Source: an optimization exercise on an open RTL-to-GDS flow (aim: small area, a short achievable clock period and few clock cycles). Production flows keep margins and buffers that such runs may drop.
Not every run is shown, and edits may drop behaviour that the tests do not exercise.
No run shown here included a check of the RTL's function; only the layout flow was run.

==> run_1/m1.png <==
Drawn at 1 px/µm.
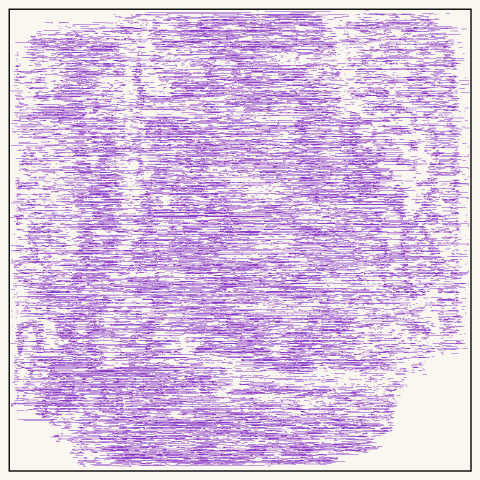
==> run_1/m2.png <==
Drawn at 1 px/µm.
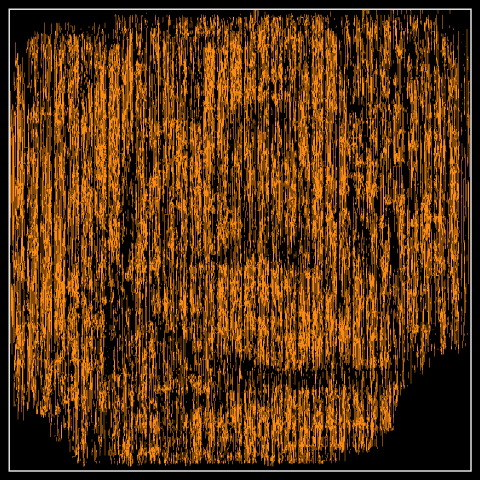
==> run_1/m3.png <==
Drawn at 1 px/µm.
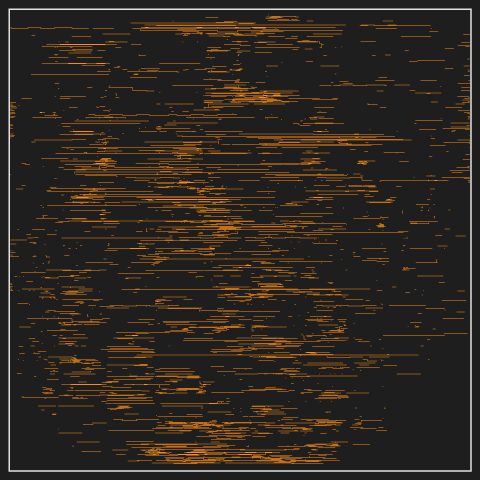
==> run_1/congestion_map.png <==
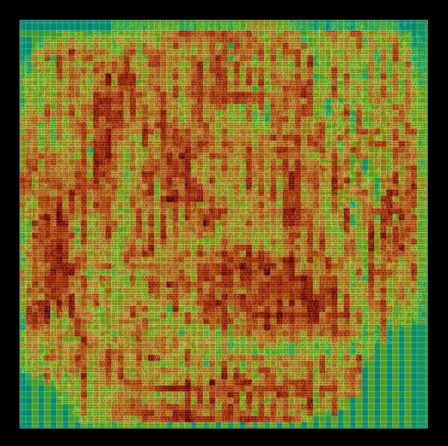
## flow/design.v in outline (module list and top-level ports)
// module comp2_gt: 11 lines
// module Conv1d: 5329 lines
// module csa_fa: 4 lines
// module csa_ha: 4 lines
// module booth_sel: 3 lines
// module add33: 3 lines
// module layer_1: 204 lines
module layer_1
    (
        input         clk,
        input         RSTn,
        input         i_EN_w,
        input         i_EN_c,
        output        o_busy,
        input  [31:0] i_data,
        input         i_stb_in,
        output        o_ack_in,
        output [63:0] o_data,
        output        o_stb_out,
        input         i_ack_out
    );
  // ...
==> flow/run.sh <==
#!/bin/bash
# synth_recipe.tcl (not shown) runs the flow's synth.tcl, then flattens the netlist and writes it again
# the make line also repeats each setting of config.mk as NAME=value (left out here)
make -C /OpenROAD-flow-scripts/flow DESIGN_CONFIG=/design/flow/config.mk WORK_HOME=/design/flow/orfs CLKGATE_MAP_FILE= SYNTH_SCRIPT=/design/flow/synth_recipe.tcl finish
==> flow/config.mk <==
export PLATFORM = sky130hd
export DESIGN_NAME = layer_1
export DESIGN_NICKNAME = layer_1
export VERILOG_FILES = /design/flow/design.v
export SDC_FILE = /design/flow/constraint.sdc
export NUM_CORES = 8
export LEC_CHECK = 0
export CAP_MARGIN = 20
export CORE_MARGIN = 2
export CORE_UTILIZATION = 50
export SLEW_MARGIN = 20
export SYNTH_HIERARCHICAL = 1
export SYNTH_MINIMUM_KEEP_SIZE = 0
==> flow/constraint.sdc <==
create_clock -name core_clock -period 12.0 [get_ports {clk}]
set_input_delay 2.4000 -clock core_clock [delete_from_list [all_inputs] [get_ports {clk}]]
set_output_delay 2.4000 -clock core_clock [all_outputs]
set_load 0.01 [all_outputs]
==> metrics.md, run 1 <==
| Metric | Value |
|---|---|
| Layout clock area frac | `0.04364` |
| Chip height | `460.2 µm` |
| Max layer used | `met5` |
| Dominant kind of cell | `multi-input gates` |
| Top cells by count, synth | `xnor2_1, fa_1, a22oi_2, dfxtp_1, edfxtp_1` |
| Core area | `207100 µm²` |
| Post-route cell area | `115100 µm²` |
| Outcome | `timing/DRC/antenna clean` |
| Met3 wire len | `29220 µm` |
| Hold Path Depth | `0` |
| CTS tree | `yes` |
| Hold WC Path Type | `register to register` |
| FMAX | `135.3 MHz` |
| Final hold vios | `0` |
| Mapped Avg Cell Area | `12.10 µm²` |
| Non-clock buffering overhead | `0.02459` |
| Iteration-0 DRC Markers | `6831` |
| PostCTS Resize Cnt | `0` |
| Fillers | `17670` |
| Antenna violations before repair | `20` |
| Endpoints failing setup | `0` |
| Cell Count, Final, Fillers Out | `11910` |
| Largest net degree at the start of global routing | `188` |
| Antenna cells | `4` |
| Top_reg_cell synth | `dfxtp_1` |
| Worst Path Buf+Inv | `2` |
| Grt total ovfl | `0` |
| Yosys warning count | `8` |
| CTS Buf Count | `149` |
| Critical path's most frequent cell | `ha_1` |
| Post-DP HPWL | `267400 µm` |
| Commonest non-fill, non-tap cell in the layout | `xnor2_1` |
| Reg clk slew, reported paths | `0.06 ns` |
| Htree depth | `4` |
| CP Capture Type | `register` |
| Worst-Margin Slew | `1.190 ns` |
| Top Family by Delay on Critical Path | `compound AO/OA/AOI/OAI gates` |
| Finished Core Util | `0.5559` |
| Slew Limit Fails | `0` |
| Number of cell rows | `167` |
| RePlAce Congestion | `0.9627` |
| Area leader, netlist | `fa_1` |
| DRC | `0` |
| Top cell type's share of synthesized area | `0.2268` |
| Clock latency (worst-skew pair) | `0.84 ns` |
| Top-count cell post-synth | `xnor2_1` |
| Vias per Instance | `6.206` |
| Buffers on Ports | `104` |
| R2R setup slack | `4.61 ns` |
| Worst slew margin | `0.2043` |
| Unique masters post-synth | `94` |
| RSZ-0062 raised after global routing | `false` |
Back to the opening pictures, m1.png:
- longest straight run: 197 µm
- main direction: horizontal
- nets with wire on the layer: 9506
- wire length on this layer: 141 mm
- share of all routed wire: 39%

Back to the opening pictures, m2.png:
- nets with wire on the layer: 9066
- main direction: vertical
met2 GRT Util: 0.5474
Via Count: 73900
final wirelength: 359700 µm

Back to the opening pictures, m3.png:
- nets with wire on the layer: 947
- longest straight run: 282 µm
- main direction: horizontal
- share of all routed wire: 8.1%
- wire length on this layer: 29.2 mm
grt met3 use: 0.06614

Back to the opening pictures, congestion_map.png:
most crowded layer after global routing: met2
post-DR wirelength/cell: 30.21 µm
GRT Overall Usage: 0.3406

==> run 1: metal layers <==
layer	GRT usage	vias to the layer above
met4	0.1820	4
met5	0	-
li1	-	31650
met2	0.5474	3470
met3	0.06614	816
met1	0.4345	37970
==> run 1: stage by stage <==
step,hold WS (ns)
final,0.2907
after global routing,0.3110
after CTS,0.2972
after detailed placement,0.3120
after global placement,0.3096
after floorplan,0.3096
==> run 1: kinds of logic after synthesis <==
logic type / Yosys count / synth area share
muxes: 356 / 0.03734
AOI/OAI and AO/OA: 2312 / 0.2077
xor gates and xnor gates: 1421 / 0.1197
and+or+nand+nor: 1109 / 0.05064
adders and majority gates: 1590 / 0.2763
other: 3 / 0.0001082
buffers and inverters: 538 / 0.01948
DFF: 1270 / 0.2888
==> run 2: changes to the inputs <==
--- a/flow/config.mk
+++ b/flow/config.mk
@@ -5,6 +5,7 @@
 export SDC_FILE = /design/flow/constraint.sdc
 export NUM_CORES = 8
 export LEC_CHECK = 0
+export ABC_AREA = 1
 export CAP_MARGIN = 20
 export CORE_MARGIN = 2
 export CORE_UTILIZATION = 50
==> run 2 against run 1 <==
Critical endpoint unchanged; count of clock-buffer cells in the layout shrank 3; die area up 12%; still clean.
==> metrics.md, run 2 <==
| Metric | Value |
|---|---|
| Outcome | `timing/DRC/antenna clean` |
| Top_reg_cell synth | `dfxtp_1` |
| Layout clock area frac | `0.04195` |
| Final hold vios | `0` |
| Post-DP HPWL | `326000 µm` |
| RSZ-0062 raised after global routing | `false` |
| CTS tree | `yes` |
| Htree depth | `4` |
| CP Capture Type | `register` |
| Top-count cell post-synth | `nand2_1` |
| GRT Overall Usage | `0.3605` |
| Antenna cells | `18` |
| PostCTS Resize Cnt | `0` |
| Most crowded layer after global routing | `met2` |
| Finished Core Util | `0.5515` |
| Dominant kind of cell | `multi-input gates` |
| Core area | `231900 µm²` |
| Chip height | `486.2 µm` |
| Post-route cell area | `127900 µm²` |
| Reg clk slew, reported paths | `0.06 ns` |
| Post-DR wirelength/cell | `20.91 µm` |
| Commonest non-fill, non-tap cell in the layout | `nand2_1` |
| Fillers | `22510` |
| Setup WS post-layout | `6.561 ns` |
| Buffers on Ports | `104` |
| Slew Limit Fails | `0` |
| Grt met1 use | `0.4894` |
| Minimum hold slack | `0.3126 ns` |
| Worst-Margin Slew | `1.179 ns` |
| FMAX | `183.9 MHz` |
| Grt total ovfl | `0` |
| Vias per Instance | `5.286` |
| Yosys warning count | `8` |
| Critical path's most frequent cell | `nand2_1` |
| Clock latency (worst-skew pair) | `0.85 ns` |
| Unique masters post-synth | `51` |
| Area leader, netlist | `nand2_1` |
| RePlAce Congestion | `0.9859` |
| Antenna violations before repair | `21` |
| Top cells by count, synth | `nand2_1, inv_1, nand3_1, fa_1, dfxtp_1` |
| Iteration-0 DRC Markers | `10810` |
| Top cell type's share of synthesized area | `0.2637` |
| CTS Buf Count | `152` |
| Hold Path Depth | `0` |
| Max layer used | `met5` |
-- run 2: cell count changes after synthesis, sizes merged, moves of 257 or more --
cell / before / now
nand3: 74 / 1605
inv: 368 / 2323
xnor2: 1317 / 53
nand2: 403 / 8198
mux2: 257 / 0
a22oi: 1181 / 1
-- run 2: kinds of logic after synthesis --
group	after synthesis	synth area share
fa+ha+maj	1590	0.2472
flops	1270	0.2584
simple gates	10430	0.3588
xor+xnor	201	0.01521
mux	2	0.0001722
compound gates	842	0.03965
other cells	3	0.00009685
buf+inv	2482	0.08039
-- run 2: worst max-delay path, delay by kind of cell (launching register included) --
kind / cells / cell delay [ns]
buf+inv: 3 / 0.37
simple gates: 15 / 1.60
fa+ha+maj: 4 / 1.34
compound gates: 5 / 1.32
xor+xnor: 1 / 0.35
flops: 1 / 0.30
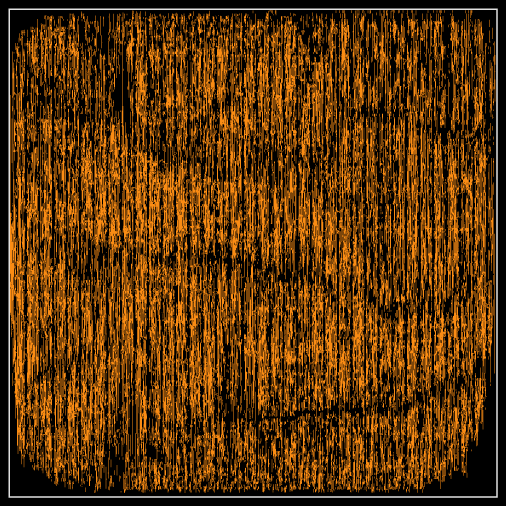
(run_2/m2.png)
Drawn at 1 px/µm.
final wirelength: 426600 µm
Via Count: 107800
met2 GRT Util: 0.5598

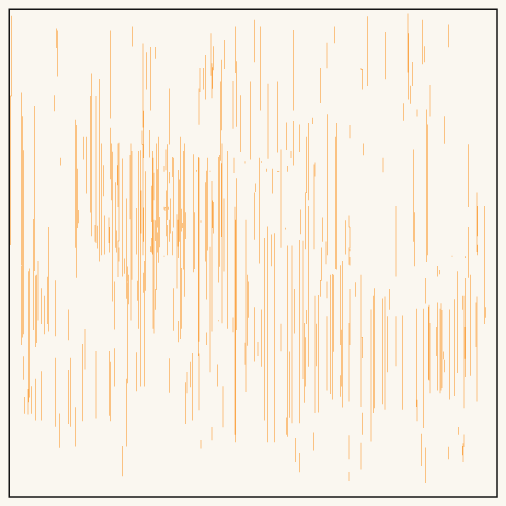
(run_2/m4.png)
Drawn at 1 px/µm.
- nets with wire on the layer: 265
- share of all routed wire: 5.2%
- longest straight run: 236 µm

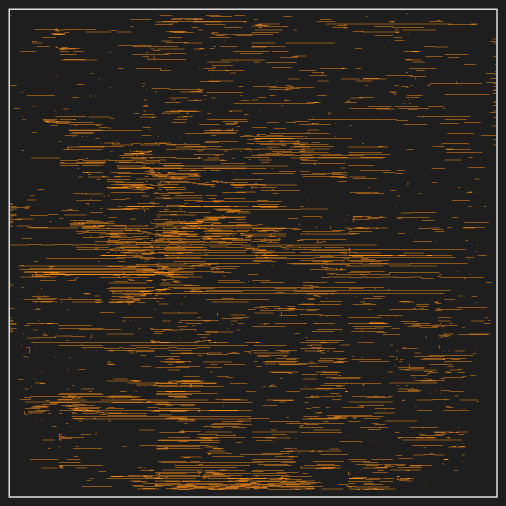
(run_2/m3.png)
Drawn at 1 px/µm.
grt met3 use: 0.06299

==> run 3: changes to the inputs <==
--- a/flow/design.v
+++ b/flow/design.v
@@ -5391,7 +5391,7 @@
     reg        r_busy;        
     reg  [2:0] r_lcnt;        
     reg        r_par;         
-    reg  [1:0] r_nout;        
+    reg  [2:0] r_nout;        
     reg        r_stb;
     reg        r_lv;          
     reg  [2:0] r_lidx;        
@@ -5401,7 +5401,7 @@
     wire smp_a   = smp & ~r_par;           
     wire pair    = smp &  r_par;           
     wire take    = r_stb & i_ack_out;
-    wire [1:0] nout_next = r_nout + pair - take;
+    wire [2:0] nout_next = r_nout + pair - take;
     wire par_next = r_par ^ smp;
     function lch;
         input [2:0] k;
@@ -5417,7 +5417,7 @@
             r_busy <= 1'b0;
             r_lcnt <= 3'd0;
             r_par  <= 1'b0;
-            r_nout <= 2'd0;
+            r_nout <= 3'd0;
             r_lv   <= 1'b0;
             r_lidx <= 3'd0;
         end else begin
@@ -5425,7 +5425,7 @@
             r_par  <= par_next;
             r_lv   <= lv_next;
             r_lidx <= lidx_next;
-            r_ack  <= (~par_next | (nout_next != 2'd3)) & (~lv_next | do_ld_next);
+            r_ack  <= (~par_next | (nout_next != 3'd4)) & (~lv_next | do_ld_next);
             if (i_EN_w)
                 r_busy <= 1'b1;
             if (ld_word)
@@ -5453,6 +5453,7 @@
     wire        l_first = (r_lidx == 3'd2) | (r_lidx == 3'd5);
     wire        l_mid   = (r_lidx == 3'd3) | (r_lidx == 3'd6);
     wire        l_last  = (r_lidx == 3'd4) | (r_lidx == 3'd7);
+    wire [33:0] gm_sum = {r_gm_a, 1'b1} + {h33 ^ {33{l_mid}}, l_mid};
     always @(posedge clk) begin
         r_b_a  <= r_b_b;
         r_w0_a <= r_w0_b;
@@ -5463,21 +5464,30 @@
         r_w0_b <= (do_ld & l_first) ? r_h : r_w0_a;
         r_w2_b <= (do_ld & l_last)  ? r_h : r_w2_a;
         r_gp_b <= (do_ld & ~l_bias) ? (l_first ? h33 : r_gp_a + h33) : r_gp_a;
-        r_gm_b <= (do_ld & ~l_bias) ? (l_first ? h33 : (l_mid ? r_gm_a - h33 : r_gm_a + h33)) : r_gm_a;
+        r_gm_b <= (do_ld & ~l_bias) ? (l_first ? h33 : gm_sum[33:1]) : r_gm_a;
     end
     reg [31:0] r_p0, r_p1;         
+    reg [31:0] r_x3;               
+    reg        r_pend;             
+    always @(posedge clk)
+        if (pair)
+            r_x3 <= i_data;
     always @(posedge clk or negedge RSTn)
         if (!RSTn) begin
             r_p0 <= 32'd0;
             r_p1 <= 32'd0;
-        end else if (pair) begin
-            r_p0 <= r_h;
-            r_p1 <= i_data;
+            r_pend <= 1'b0;
+        end else begin
+            r_pend <= pair;
+            if (r_pend) begin
+                r_p0 <= r_h;
+                r_p1 <= r_x3;
+            end
         end
     wire [31:0] opA = r_p0 - r_h;                       
     wire [32:0] opB = {1'b0, r_p1} + {1'b0, r_h};       
     wire [32:0] opC = {1'b0, r_h} - {1'b0, r_p1};       
-    wire [31:0] opD = r_p1 - i_data;                    
+    wire [31:0] opD = r_p1 - r_x3;                      
     wire [50:0] eA = benc({1'b0, opA}, 32);
     wire [50:0] eB = benc(opB, 33);
     wire [50:0] eC = benc(opC, 33);
@@ -5485,18 +5495,18 @@
     reg [15:0] r_oneA, r_twoA, r_negA, r_oneD, r_twoD, r_negD;
     reg [16:0] r_oneB, r_twoB, r_negB, r_oneC, r_twoC, r_negC;
     always @(posedge clk)
-        if (pair) begin
+        if (r_pend) begin
             r_oneA <= eA[15:0];  r_twoA <= eA[32:17]; r_negA <= eA[49:34];
             r_oneB <= eB[16:0];  r_twoB <= eB[33:17]; r_negB <= eB[50:34];
             r_oneC <= eC[16:0];  r_twoC <= eC[33:17]; r_negC <= eC[50:34];
             r_oneD <= eD[15:0];  r_twoD <= eD[32:17]; r_negD <= ~eD[49:34];    
         end
-    reg v1, v2, v3, v4;
+    reg v1, v2, v3, v4, v5;
     always @(posedge clk or negedge RSTn)
         if (!RSTn) begin
-            v1 <= 1'b0; v2 <= 1'b0; v3 <= 1'b0; v4 <= 1'b0;
+            v1 <= 1'b0; v2 <= 1'b0; v3 <= 1'b0; v4 <= 1'b0; v5 <= 1'b0;
         end else begin
-            v1 <= pair; v2 <= v1; v3 <= v2; v4 <= v3;
+            v1 <= r_pend; v2 <= v1; v3 <= v2; v4 <= v3; v5 <= v4;
         end
     wire [32:0] sa0, sa1, sb0, sb1;
     Conv1d mult (
@@ -5512,33 +5522,39 @@
     wire [32:0] ua, ub;
     add33 add_a (.a(sa0), .b(sa1), .y(ua));
     add33 add_b (.a(sb0), .b(sb1), .y(ub));
-    wire [31:0] ra = ua[32:1];
-    wire [31:0] rb = ub[32:1];
+    reg [31:0] r_ra, r_rb;
+    always @(posedge clk) begin
+        r_ra <= ua[32:1];
+        r_rb <= ub[32:1];
+    end
     wire ra_gt_rb, oa, ob;
-    comp2_gt #(.DW(32)) cmp_ab (.i_a(ra), .i_b(rb), .o_a_gt_b(ra_gt_rb));
-    comp2_gt #(.DW(32)) cmp_oa (.i_a(r_b_a), .i_b(ra), .o_a_gt_b(oa));
-    comp2_gt #(.DW(32)) cmp_ob (.i_a(r_b_a), .i_b(rb), .o_a_gt_b(ob));
+    comp2_gt #(.DW(32)) cmp_ab (.i_a(r_ra), .i_b(r_rb), .o_a_gt_b(ra_gt_rb));
+    comp2_gt #(.DW(32)) cmp_oa (.i_a(r_b_b), .i_b(r_ra), .o_a_gt_b(oa));
+    comp2_gt #(.DW(32)) cmp_ob (.i_a(r_b_b), .i_b(r_rb), .o_a_gt_b(ob));
     wire a_gt_b = (oa & ~ob) | (~(oa ^ ob) & ra_gt_rb);
-    wire [31:0] res = (a_gt_b ? ra : rb) & {32{r_loaded}};
+    wire [31:0] res = (a_gt_b ? r_ra : r_rb) & {32{r_loaded}};
     reg [31:0] r_hold;             
     always @(posedge clk)
         r_hold <= res;
-    wire [63:0] nr = r_ph ? {res, r_hold} : {r_hold, res};
-    reg        r_s1v, r_s2v;
-    reg [63:0] r_out, r_s1, r_s2;
+    wire [63:0] nr = r_ph ? {r_hold, res} : {res, r_hold};
+    reg        r_s1v, r_s2v, r_s3v;
+    reg [63:0] r_out, r_s1, r_s2, r_s3;
     always @(posedge clk or negedge RSTn)
         if (!RSTn) begin
             r_stb <= 1'b0;
             r_s1v <= 1'b0;
             r_s2v <= 1'b0;
+            r_s3v <= 1'b0;
         end else if (r_stb) begin
             r_stb <= ~i_ack_out;
-            r_s1v <= r_s1v | v4;
-            r_s2v <= r_s2v | (r_s1v & v4);
+            r_s1v <= r_s1v | v5;
+            r_s2v <= r_s2v | (r_s1v & v5);
+            r_s3v <= r_s3v | (r_s2v & v5);
         end else begin
-            r_stb <= r_s1v | v4;
-            r_s1v <= r_s1v & (r_s2v | v4);
-            r_s2v <= r_s2v & v4;
+            r_stb <= r_s1v | v5;
+            r_s1v <= r_s1v & (r_s2v | v5);
+            r_s2v <= r_s2v & (r_s3v | v5);
+            r_s3v <= r_s3v & v5;
         end
     always @(posedge clk)
         if (r_stb) begin
@@ -5546,12 +5562,16 @@
                 r_s1 <= nr;
             else if (!r_s2v)
                 r_s2 <= nr;
+            else if (!r_s3v)
+                r_s3 <= nr;
         end else begin
             r_out <= r_s1v ? r_s1 : nr;
             if (r_s1v)
                 r_s1 <= r_s2v ? r_s2 : nr;
             if (r_s2v)
-                r_s2 <= nr;
+                r_s2 <= r_s3v ? r_s3 : nr;
+            if (r_s3v)
+                r_s3 <= nr;
         end
     assign o_data    = r_out;
     assign o_stb_out = r_stb;
==> flow/flow/run.sh (new file) <==
#!/bin/bash
# Standard synthesis and layout; repair_timing aims at a setup slack margin so that
# the critical paths are sized for the period the design can reach.
set -uo pipefail
bash standard.sh synth > synth.log 2>&1 || exit 1
bash standard.sh finish SETUP_SLACK_MARGIN=7.6 > layout.log 2>&1 || exit 1
==> flow/standard.sh (new file) <==
#!/bin/bash
# synth_recipe.tcl (not shown) runs the flow's synth.tcl, then flattens the netlist and writes it again
# the make line also repeats each setting of config.mk as NAME=value (left out here)
make -C /OpenROAD-flow-scripts/flow DESIGN_CONFIG=/design/flow/config.mk WORK_HOME=/design/flow/orfs CLKGATE_MAP_FILE= SYNTH_SCRIPT=/design/flow/synth_recipe.tcl "${@:-finish}"
--- a/flow/config.mk
+++ b/flow/config.mk
@@ -5,7 +5,6 @@
 export SDC_FILE = /design/flow/constraint.sdc
 export NUM_CORES = 8
 export LEC_CHECK = 0
-export ABC_AREA = 1
 export CAP_MARGIN = 20
 export CORE_MARGIN = 2
 export CORE_UTILIZATION = 50
removed: flow/run.sh
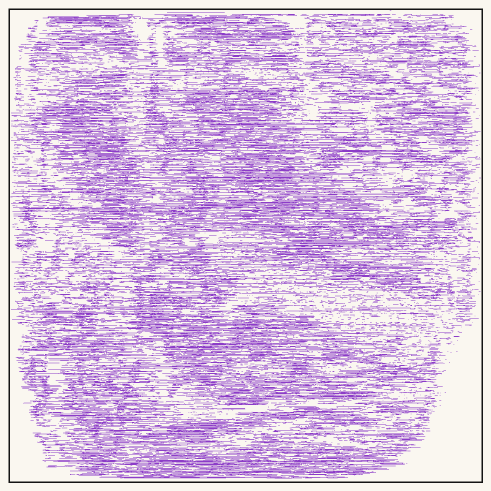
(run_3/m1.png)
Drawn at 1 px/µm.
- wire length on this layer: 146 mm
- share of all routed wire: 39%
final wirelength: 372400 µm
grt met1 use: 0.4269

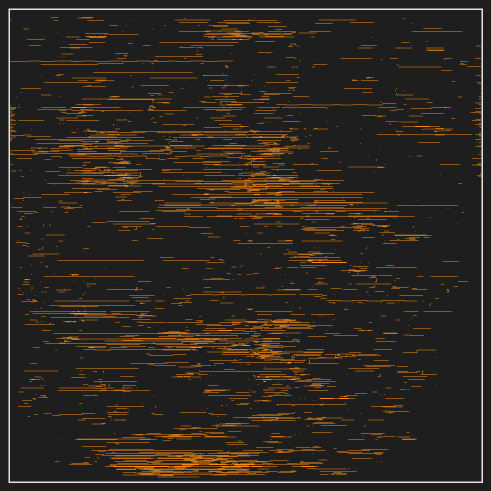
(run_3/m3.png)
Drawn at 1 px/µm.
- share of all routed wire: 7.9%
- main direction: horizontal
- nets with wire on the layer: 911
- wire length on this layer: 29.6 mm
Via Count: 76550
grt met3 use: 0.06868

==> run 3 against run 2 <==
Setup slack improved by 1.2 ns; largest cell class unchanged; maximum frequency rose by 28%; clock skew fell by 0.0090 ns.
==> metrics.md, run 3 <==
| Metric | Value |
|---|---|
| CTS tree | `yes` |
| R2R setup slack | `7.79 ns` |
| Antenna cells | `11` |
| CTS Buf Count | `162` |
| DRC | `0` |
| Worst-Margin Slew | `1.139 ns` |
| RSZ-0062 raised after global routing | `false` |
| Top_reg_cell synth | `dfxtp_1` |
| Grt total ovfl | `0` |
| Dominant kind of cell | `multi-input gates` |
| Cell Count, Final, Fillers Out | `12400` |
| Mapped Avg Cell Area | `12.17 µm²` |
| Worst path max stage delay | `0.58 ns` |
| Clock Tree Buf Depth | `3` |
| Core area | `217200 µm²` |
| Hold WC Path Type | `register to register` |
| Chip height | `471.5 µm` |
| Yosys warning count | `8` |
| Minimum hold slack | `0.2992 ns` |
| Top cell type's share of synthesized area | `0.2160` |
| Layout clock area frac | `0.04604` |
| Post-route cell area | `121900 µm²` |
| Commonest non-fill, non-tap cell in the layout | `xnor2_1` |
| Reg clk slew, reported paths | `0.06 ns` |
| Final hold vios | `0` |
| CP Capture Type | `output pin` |
| Fillers | `18320` |
| Antenna violations before repair | `22` |
| Non-clock buffering overhead | `0.02610` |
| RePlAce Congestion | `0.9886` |
| Number of cell rows | `171` |
| FMAX | `235.0 MHz` |
| Hold Path Depth | `0` |
| Top Family by Delay on Critical Path | `buffers and inverters` |
| Non-clock buffer count | `378` |
| Clock latency (worst-skew pair) | `0.85 ns` |
| Largest net degree at the start of global routing | `178` |
| Unique masters post-synth | `90` |
| Outcome | `timing/DRC/antenna clean` |
| CP cell instances | `clkdlybuf4s50_1` |
| Worst slew margin | `0.2393` |
| Endpoints failing setup | `0` |
| Area leader, netlist | `fa_1` |
| Critical path arrival | `1.85 ns` |
| Buffers on Ports | `104` |
| Top cells by count, synth | `xnor2_1, fa_1, a22oi_2, dfxtp_1, edfxtp_1` |
| Top-count cell post-synth | `xnor2_1` |
| Setup WS post-layout | `7.745 ns` |
| Post-DP HPWL | `274600 µm` |
| Slew Limit Fails | `0` |
| Htree depth | `4` |
| Crit. path cell count | `1` |
| Fraction of the yosys area taken by sequential cells | `0.3140` |
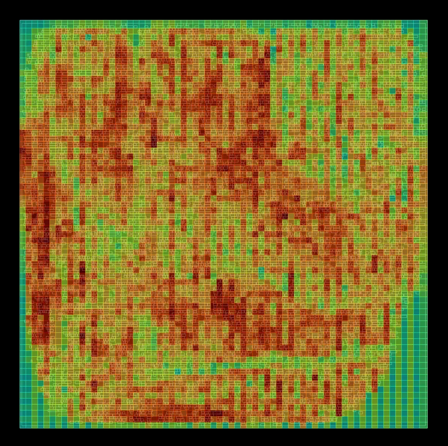
(run_3/congestion_map.png)
met2 GRT Util: 0.5333
GRT Overall Usage: 0.3356
Finished Core Util: 0.5614
post-DR wirelength/cell: 30.03 µm

[run 3: cell types whose count changed in the layout (fill, tap and decap cells not counted), sizes merged, moves of 231 or more]
cell   delta
nand3  -1540
mux2    +257
inv    -1958
a22oi  +1133
nand2  -7685
nor2    -231
xnor2  +1281
[run 3: cell families after synthesis]
logic type                 after synthesis  synth area share
DFF                                   1434            0.3140
and+or+nand+nor                       1176           0.05079
xor gates and xnor gates              1433            0.1149
buffers and inverters                  565           0.01953
muxes                                  341           0.03418
AOI/OAI and AO/OA                     2441            0.2036
adders and majority gates             1589            0.2629
other                                    3         0.0001030
[run 3: timing repair]
item / CTS / global route
resized for setup: 37 / 31
setup endpoints to repair: 250 / 193
cloned: 1 / 0
hold buffers: 0 / 0
setup buffers: 33 / 2
pin swaps: 3 / 2
[run 3: metal layers]
layer / GRT usage / routed length, µm
met1: 0.4269 / 146100
met5: 0.0006489 / 13
met3: 0.06868 / 29560
met2: 0.5333 / 171700
met4: 0.1911 / 25010
==> run_3/m2.png <==
Drawn at 1 px/µm.
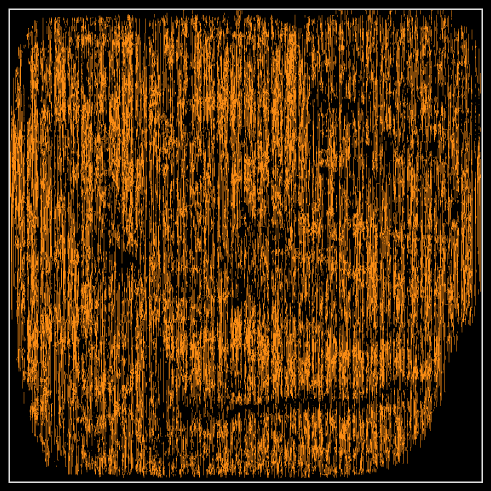

==> run 4: changes to the inputs <==
==> flow/flow/run.sh (replaced) <==
#!/bin/bash
# Standard synthesis and layout; repair_timing aims at a setup slack margin so that
# the critical paths are sized for the period the design can reach.
set -uo pipefail
bash standard.sh synth > synth.log 2>&1 || exit 1
bash standard.sh finish SETUP_SLACK_MARGIN=8.0 > layout.log 2>&1 || exit 1
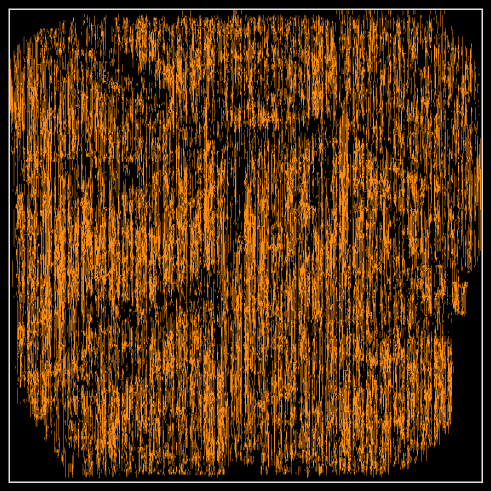
(run_4/m2.png)
Drawn at 1 px/µm.
- share of all routed wire: 45%
- main direction: vertical
- nets with wire on the layer: 9466
- longest straight run: 187 µm
Via Count: 76600
final wirelength: 377200 µm
met2 GRT Util: 0.5190

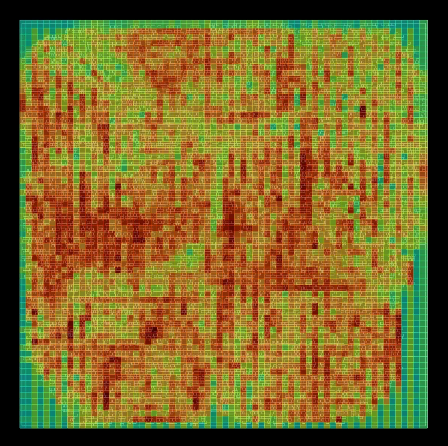
(run_4/congestion_map.png)
Finished Core Util: 0.5664
post-DR wirelength/cell: 30.29 µm
GRT Overall Usage: 0.3382
grt met3 use: 0.06135

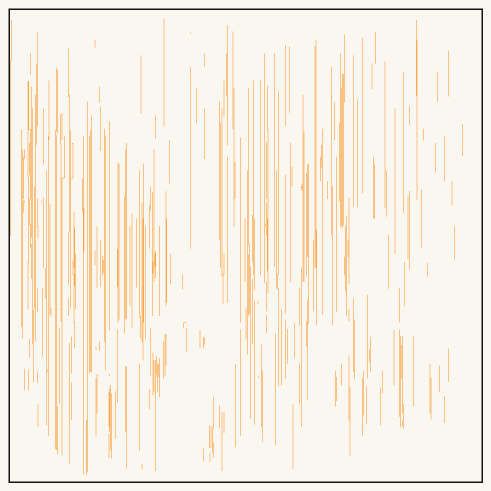
(run_4/m4.png)
Drawn at 1 px/µm.
- main direction: vertical
- nets with wire on the layer: 229
- wire length on this layer: 24.5 mm
- share of all routed wire: 6.5%
- longest straight run: 370 µm

==> run 4 against run 3 <==
Critical path depth rose by 11; highest routed layer unchanged; non-clock buffer count rose by 44; critical endpoint is now r_ack.
==> metrics.md, run 4 <==
| Metric | Value |
|---|---|
| Chip height | `471.5 µm` |
| Worst-Margin Slew | `1.191 ns` |
| Endpoints failing setup | `0` |
| Unique masters post-synth | `90` |
| Buffers on Ports | `104` |
| Clock latency (worst-skew pair) | `0.86 ns` |
| CP cell instances | `clkdlybuf4s50_1 -> and4b_2 -> ha_4 -> inv_2 -> ha_4 -> inv_2 -> ha_4 -> inv_2 -> fa_2 -> xnor2_2 -> xnor2_2 -> a32oi_1` |
| Worst Path Buf+Inv | `4` |
| Core area | `217200 µm²` |
| Yosys warning count | `8` |
| Top Family by Delay on Critical Path | `adder cells` |
| Htree depth | `4` |
| Top-count cell post-synth | `xnor2_1` |
| Post-DP HPWL | `273600 µm` |
| Synth Area in Compound Gates | `0.2036` |
| Grt total ovfl | `0` |
| R2R setup slack | `8.07 ns` |
| Top cells by count, synth | `xnor2_1, fa_1, a22oi_2, dfxtp_1, edfxtp_1` |
| Antenna violations before repair | `21` |
| Post-Synth XOR/XNOR Area | `0.1149` |
| Wire length on met2 | `169000 µm` |
| Outcome | `timing/DRC/antenna clean` |
| Cell Count, Final, Fillers Out | `12450` |
| Met3 wire len | `30320 µm` |
| DRC | `0` |
| Simple-gate share of the synthesized area | `0.05079` |
| Worst slew margin | `0.2001` |
| Most crowded layer after global routing | `met2` |
| Largest net degree at the start of global routing | `138` |
| Commonest non-fill, non-tap cell in the layout | `xnor2_1` |
| Area leader, netlist | `fa_1` |
| Post-CTS setup buffers | `33` |
| Vias per Instance | `6.151` |
| RSZ-0062 raised after global routing | `true` |
## run 4: cells by family after synthesis
group                    count (synthesis)
AO/OA/AOI/OAI                         2441
XOR/XNOR                              1433
adder cells (fa/ha/maj)               1589
buffers and inverters                  565
flip-flops                            1434
multiplexers                           341
other                                    3
AND/OR/NAND/NOR                       1176
## run 4: through the flow
step	hold WS (ns)	util	area (µm²)	worst slack, ns
2_1_floorplan	0.3096	-	110100	7.159
3_3_place_gp	0.3097	0.5340	116000	6.702
3_5_place_dp	0.3120	0.5341	116000	6.655
4_1_cts	0.2666	0.5633	122300	8.001
5_1_grt	0.2818	0.5663	123000	7.957
6_report	0.2701	0.5664	123000	8.008
## run 4: final cells by class
type                    instances  area share
clock inverters                95    0.008596
well taps                    2854     0.02903
inverters                     371     0.01149
multi-input cells            7054      0.6043
repair buffers                422     0.02883
flip-flops and latches       1434      0.2798
diodes                          8   0.0001628
clock buffers                 215     0.03770
==> run 5: changes to the inputs <==
==> flow/flow/run.sh (replaced) <==
#!/bin/bash
# Standard synthesis and layout; repair_timing aims at a setup slack margin so that
# the critical paths are sized for the period the design can reach.
set -uo pipefail
bash standard.sh synth > synth.log 2>&1 || exit 1
bash standard.sh finish SETUP_SLACK_MARGIN=8.3 > layout.log 2>&1 || exit 1
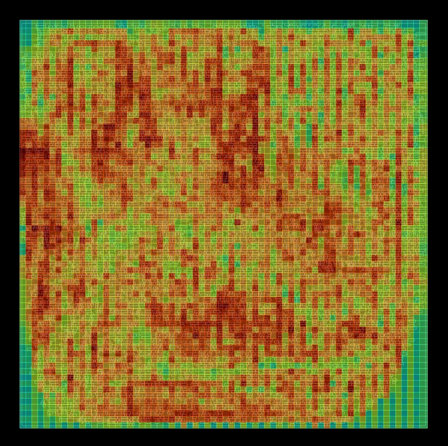
(run_5/congestion_map.png)
grt met3 use: 0.07133
Finished Core Util: 0.5914
GRT Overall Usage: 0.3451
post-DR wirelength/cell: 30.67 µm

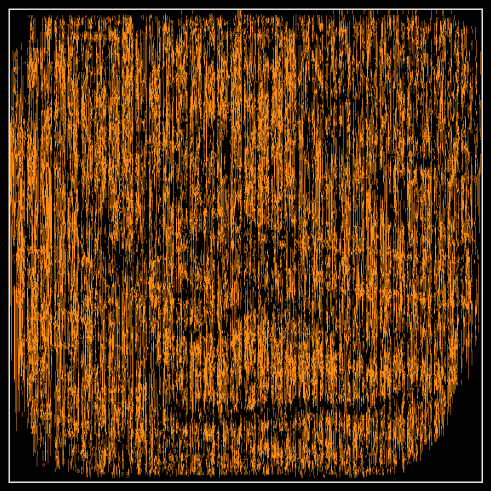
(run_5/m2.png)
Drawn at 1 px/µm.
- share of all routed wire: 46%
- nets with wire on the layer: 9743
- wire length on this layer: 180 mm
final wirelength: 387400 µm
Via Count: 78020
met2 GRT Util: 0.5530

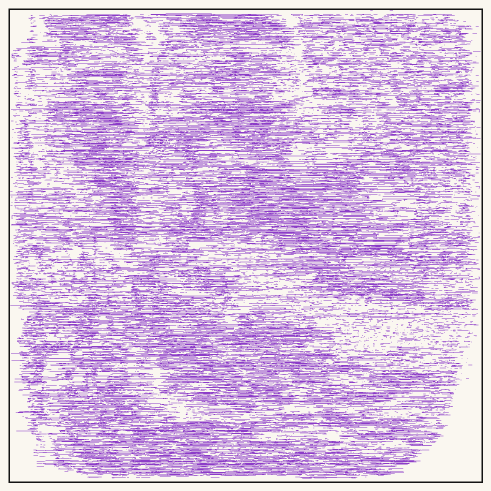
(run_5/m1.png)
Drawn at 1 px/µm.
- longest straight run: 132 µm
- share of all routed wire: 40%
- nets with wire on the layer: 10162
- wire length on this layer: 154 mm
- main direction: horizontal

==> run 5 against run 4 <==
Still clean on timing, DRC and antenna; maximum frequency shrank 0.28%; core utilization rose by 2.5 points; area after synthesis unchanged.
==> metrics.md, run 5 <==
| Metric | Value |
|---|---|
| Worst Path Buf+Inv | `1` |
| Reg clk slew, reported paths | `0.06 ns` |
| Top cell type's share of synthesized area | `0.2160` |
| Top cells by count, synth | `xnor2_1, fa_1, a22oi_2, dfxtp_1, edfxtp_1` |
| Place WS | `6.584 ns` |
| Minimum hold slack | `0.2597 ns` |
| Grt total ovfl | `0` |
| Worst-Margin Slew | `1.147 ns` |
| Crit. path cell count | `1` |
| Area leader, netlist | `fa_1` |
| R2R setup slack | `8.12 ns` |
| Setup WS post-layout | `7.997 ns` |
| Buffers on Ports | `104` |
| Outcome | `timing/DRC/antenna clean` |
| Top Family by Delay on Critical Path | `flip-flops` |
| Chip height | `471.5 µm` |
| Commonest non-fill, non-tap cell in the layout | `xnor2_1` |
| Cell Count, Final, Fillers Out | `12630` |
| Wire length on met2 | `179900 µm` |
| Top_reg_cell synth | `dfxtp_1` |
| Htree depth | `4` |
| Yosys warning count | `8` |
| CTS tree | `yes` |
| Critical path arrival | `1.60 ns` |
| Clock latency (worst-skew pair) | `0.86 ns` |
| RePlAce Congestion | `0.9743` |
| Mapped Avg Cell Area | `12.17 µm²` |
| Slew Limit Fails | `0` |
| Clock Tree Buf Depth | `3` |
| CP Capture Type | `output pin` |
| CP cell instances | `buf_6` |
| Worst slew margin | `0.2354` |
| Met3 wire len | `30540 µm` |
| Largest net degree at the start of global routing | `161` |
| FMAX | `249.8 MHz` |
| Iteration-0 DRC Markers | `7139` |
| Antenna violations before repair | `25` |
| Grt met1 use | `0.4459` |
| Placed cell area | `116100 µm²` |
| Number of cell rows | `171` |
| Fraction of the yosys area taken by sequential cells | `0.3140` |
## run 5: cell families after synthesis
group | Yosys count | synth area share
AO/OA/AOI/OAI | 2441 | 0.2036
adder cells (fa/ha/maj) | 1589 | 0.2629
flip-flops | 1434 | 0.3140
XOR/XNOR | 1433 | 0.1149
AND/OR/NAND/NOR | 1176 | 0.05079
buffers and inverters | 565 | 0.01953
multiplexers | 341 | 0.03418
other | 3 | 0.0001030
## run 5: layout make-up
cell class                      instances  area, µm²
Fill cell                           17720      88730
Multi-Input combinational cell       7052      77450
Sequential cell                      1434      34520
Timing Repair Buffer                  601       5662
Clock buffer                          224       4657
Tap cell                             2854       3571
Inverter                              371       1466
Clock inverter                         85       1089
Antenna cell                           11      27.53
## run 5: what timing repair did
action,in CTS,in global routing
pin swaps,90,161
endpoints found under the hold margin,0,0
hold buffers,0,0
cloned,7,3
resized for setup,856,643
setup buffers,148,103
endpoints found under the setup margin,614,455

-- port drivers added, routing unchanged --
The results above use ideal ports. As a check the final layouts listed here were re-extracted and re-timed, cells and wires unchanged.
Step 1 (the two cells are an assumption about what drives the block):
set clk [get_ports {clk}]
set_driving_cell -lib_cell sky130_fd_sc_hd__clkbuf_16 $clk
set_driving_cell -lib_cell sky130_fd_sc_hd__buf_2 [delete_from_list [all_inputs] $clk]
Step 2 adds t to the input delays and takes it off the output delays; t is the mean of the earliest and latest rising clock arrival at the registers after step 1. Input paths then give back, and output paths get back, about the clock's delay inside the block.
Slacks: no drivers / after step 1 / after step 2; pairs: no drivers / after step 1.
run	shift t [ns]	slack for setup (ns)	slew at the worst register clock pin (ns)	worst slew at a driven data input, ns	pins driven straight from the clock port
run 1	0.907	4.609 / 4.609 / 4.609	0.07 / 0.07	0.14	1
run 2	0.925	6.561 / 6.561 / 5.913	0.08 / 0.08	0.04	1
run 3	0.930	7.745 / 7.641 / 7.044	0.07 / 0.07	0.11	1
run 4	0.907	8.008 / 7.962 / 7.164	0.07 / 0.07	0.06	1
run 5	0.921	7.997 / 7.898 / 7.418	0.07 / 0.07	0.14	1
After both steps every run listed still meets setup and hold. For run 4, which loses most, drivers alone change the setup slack by -0.046 ns; drivers and shift together by -0.844 ns.
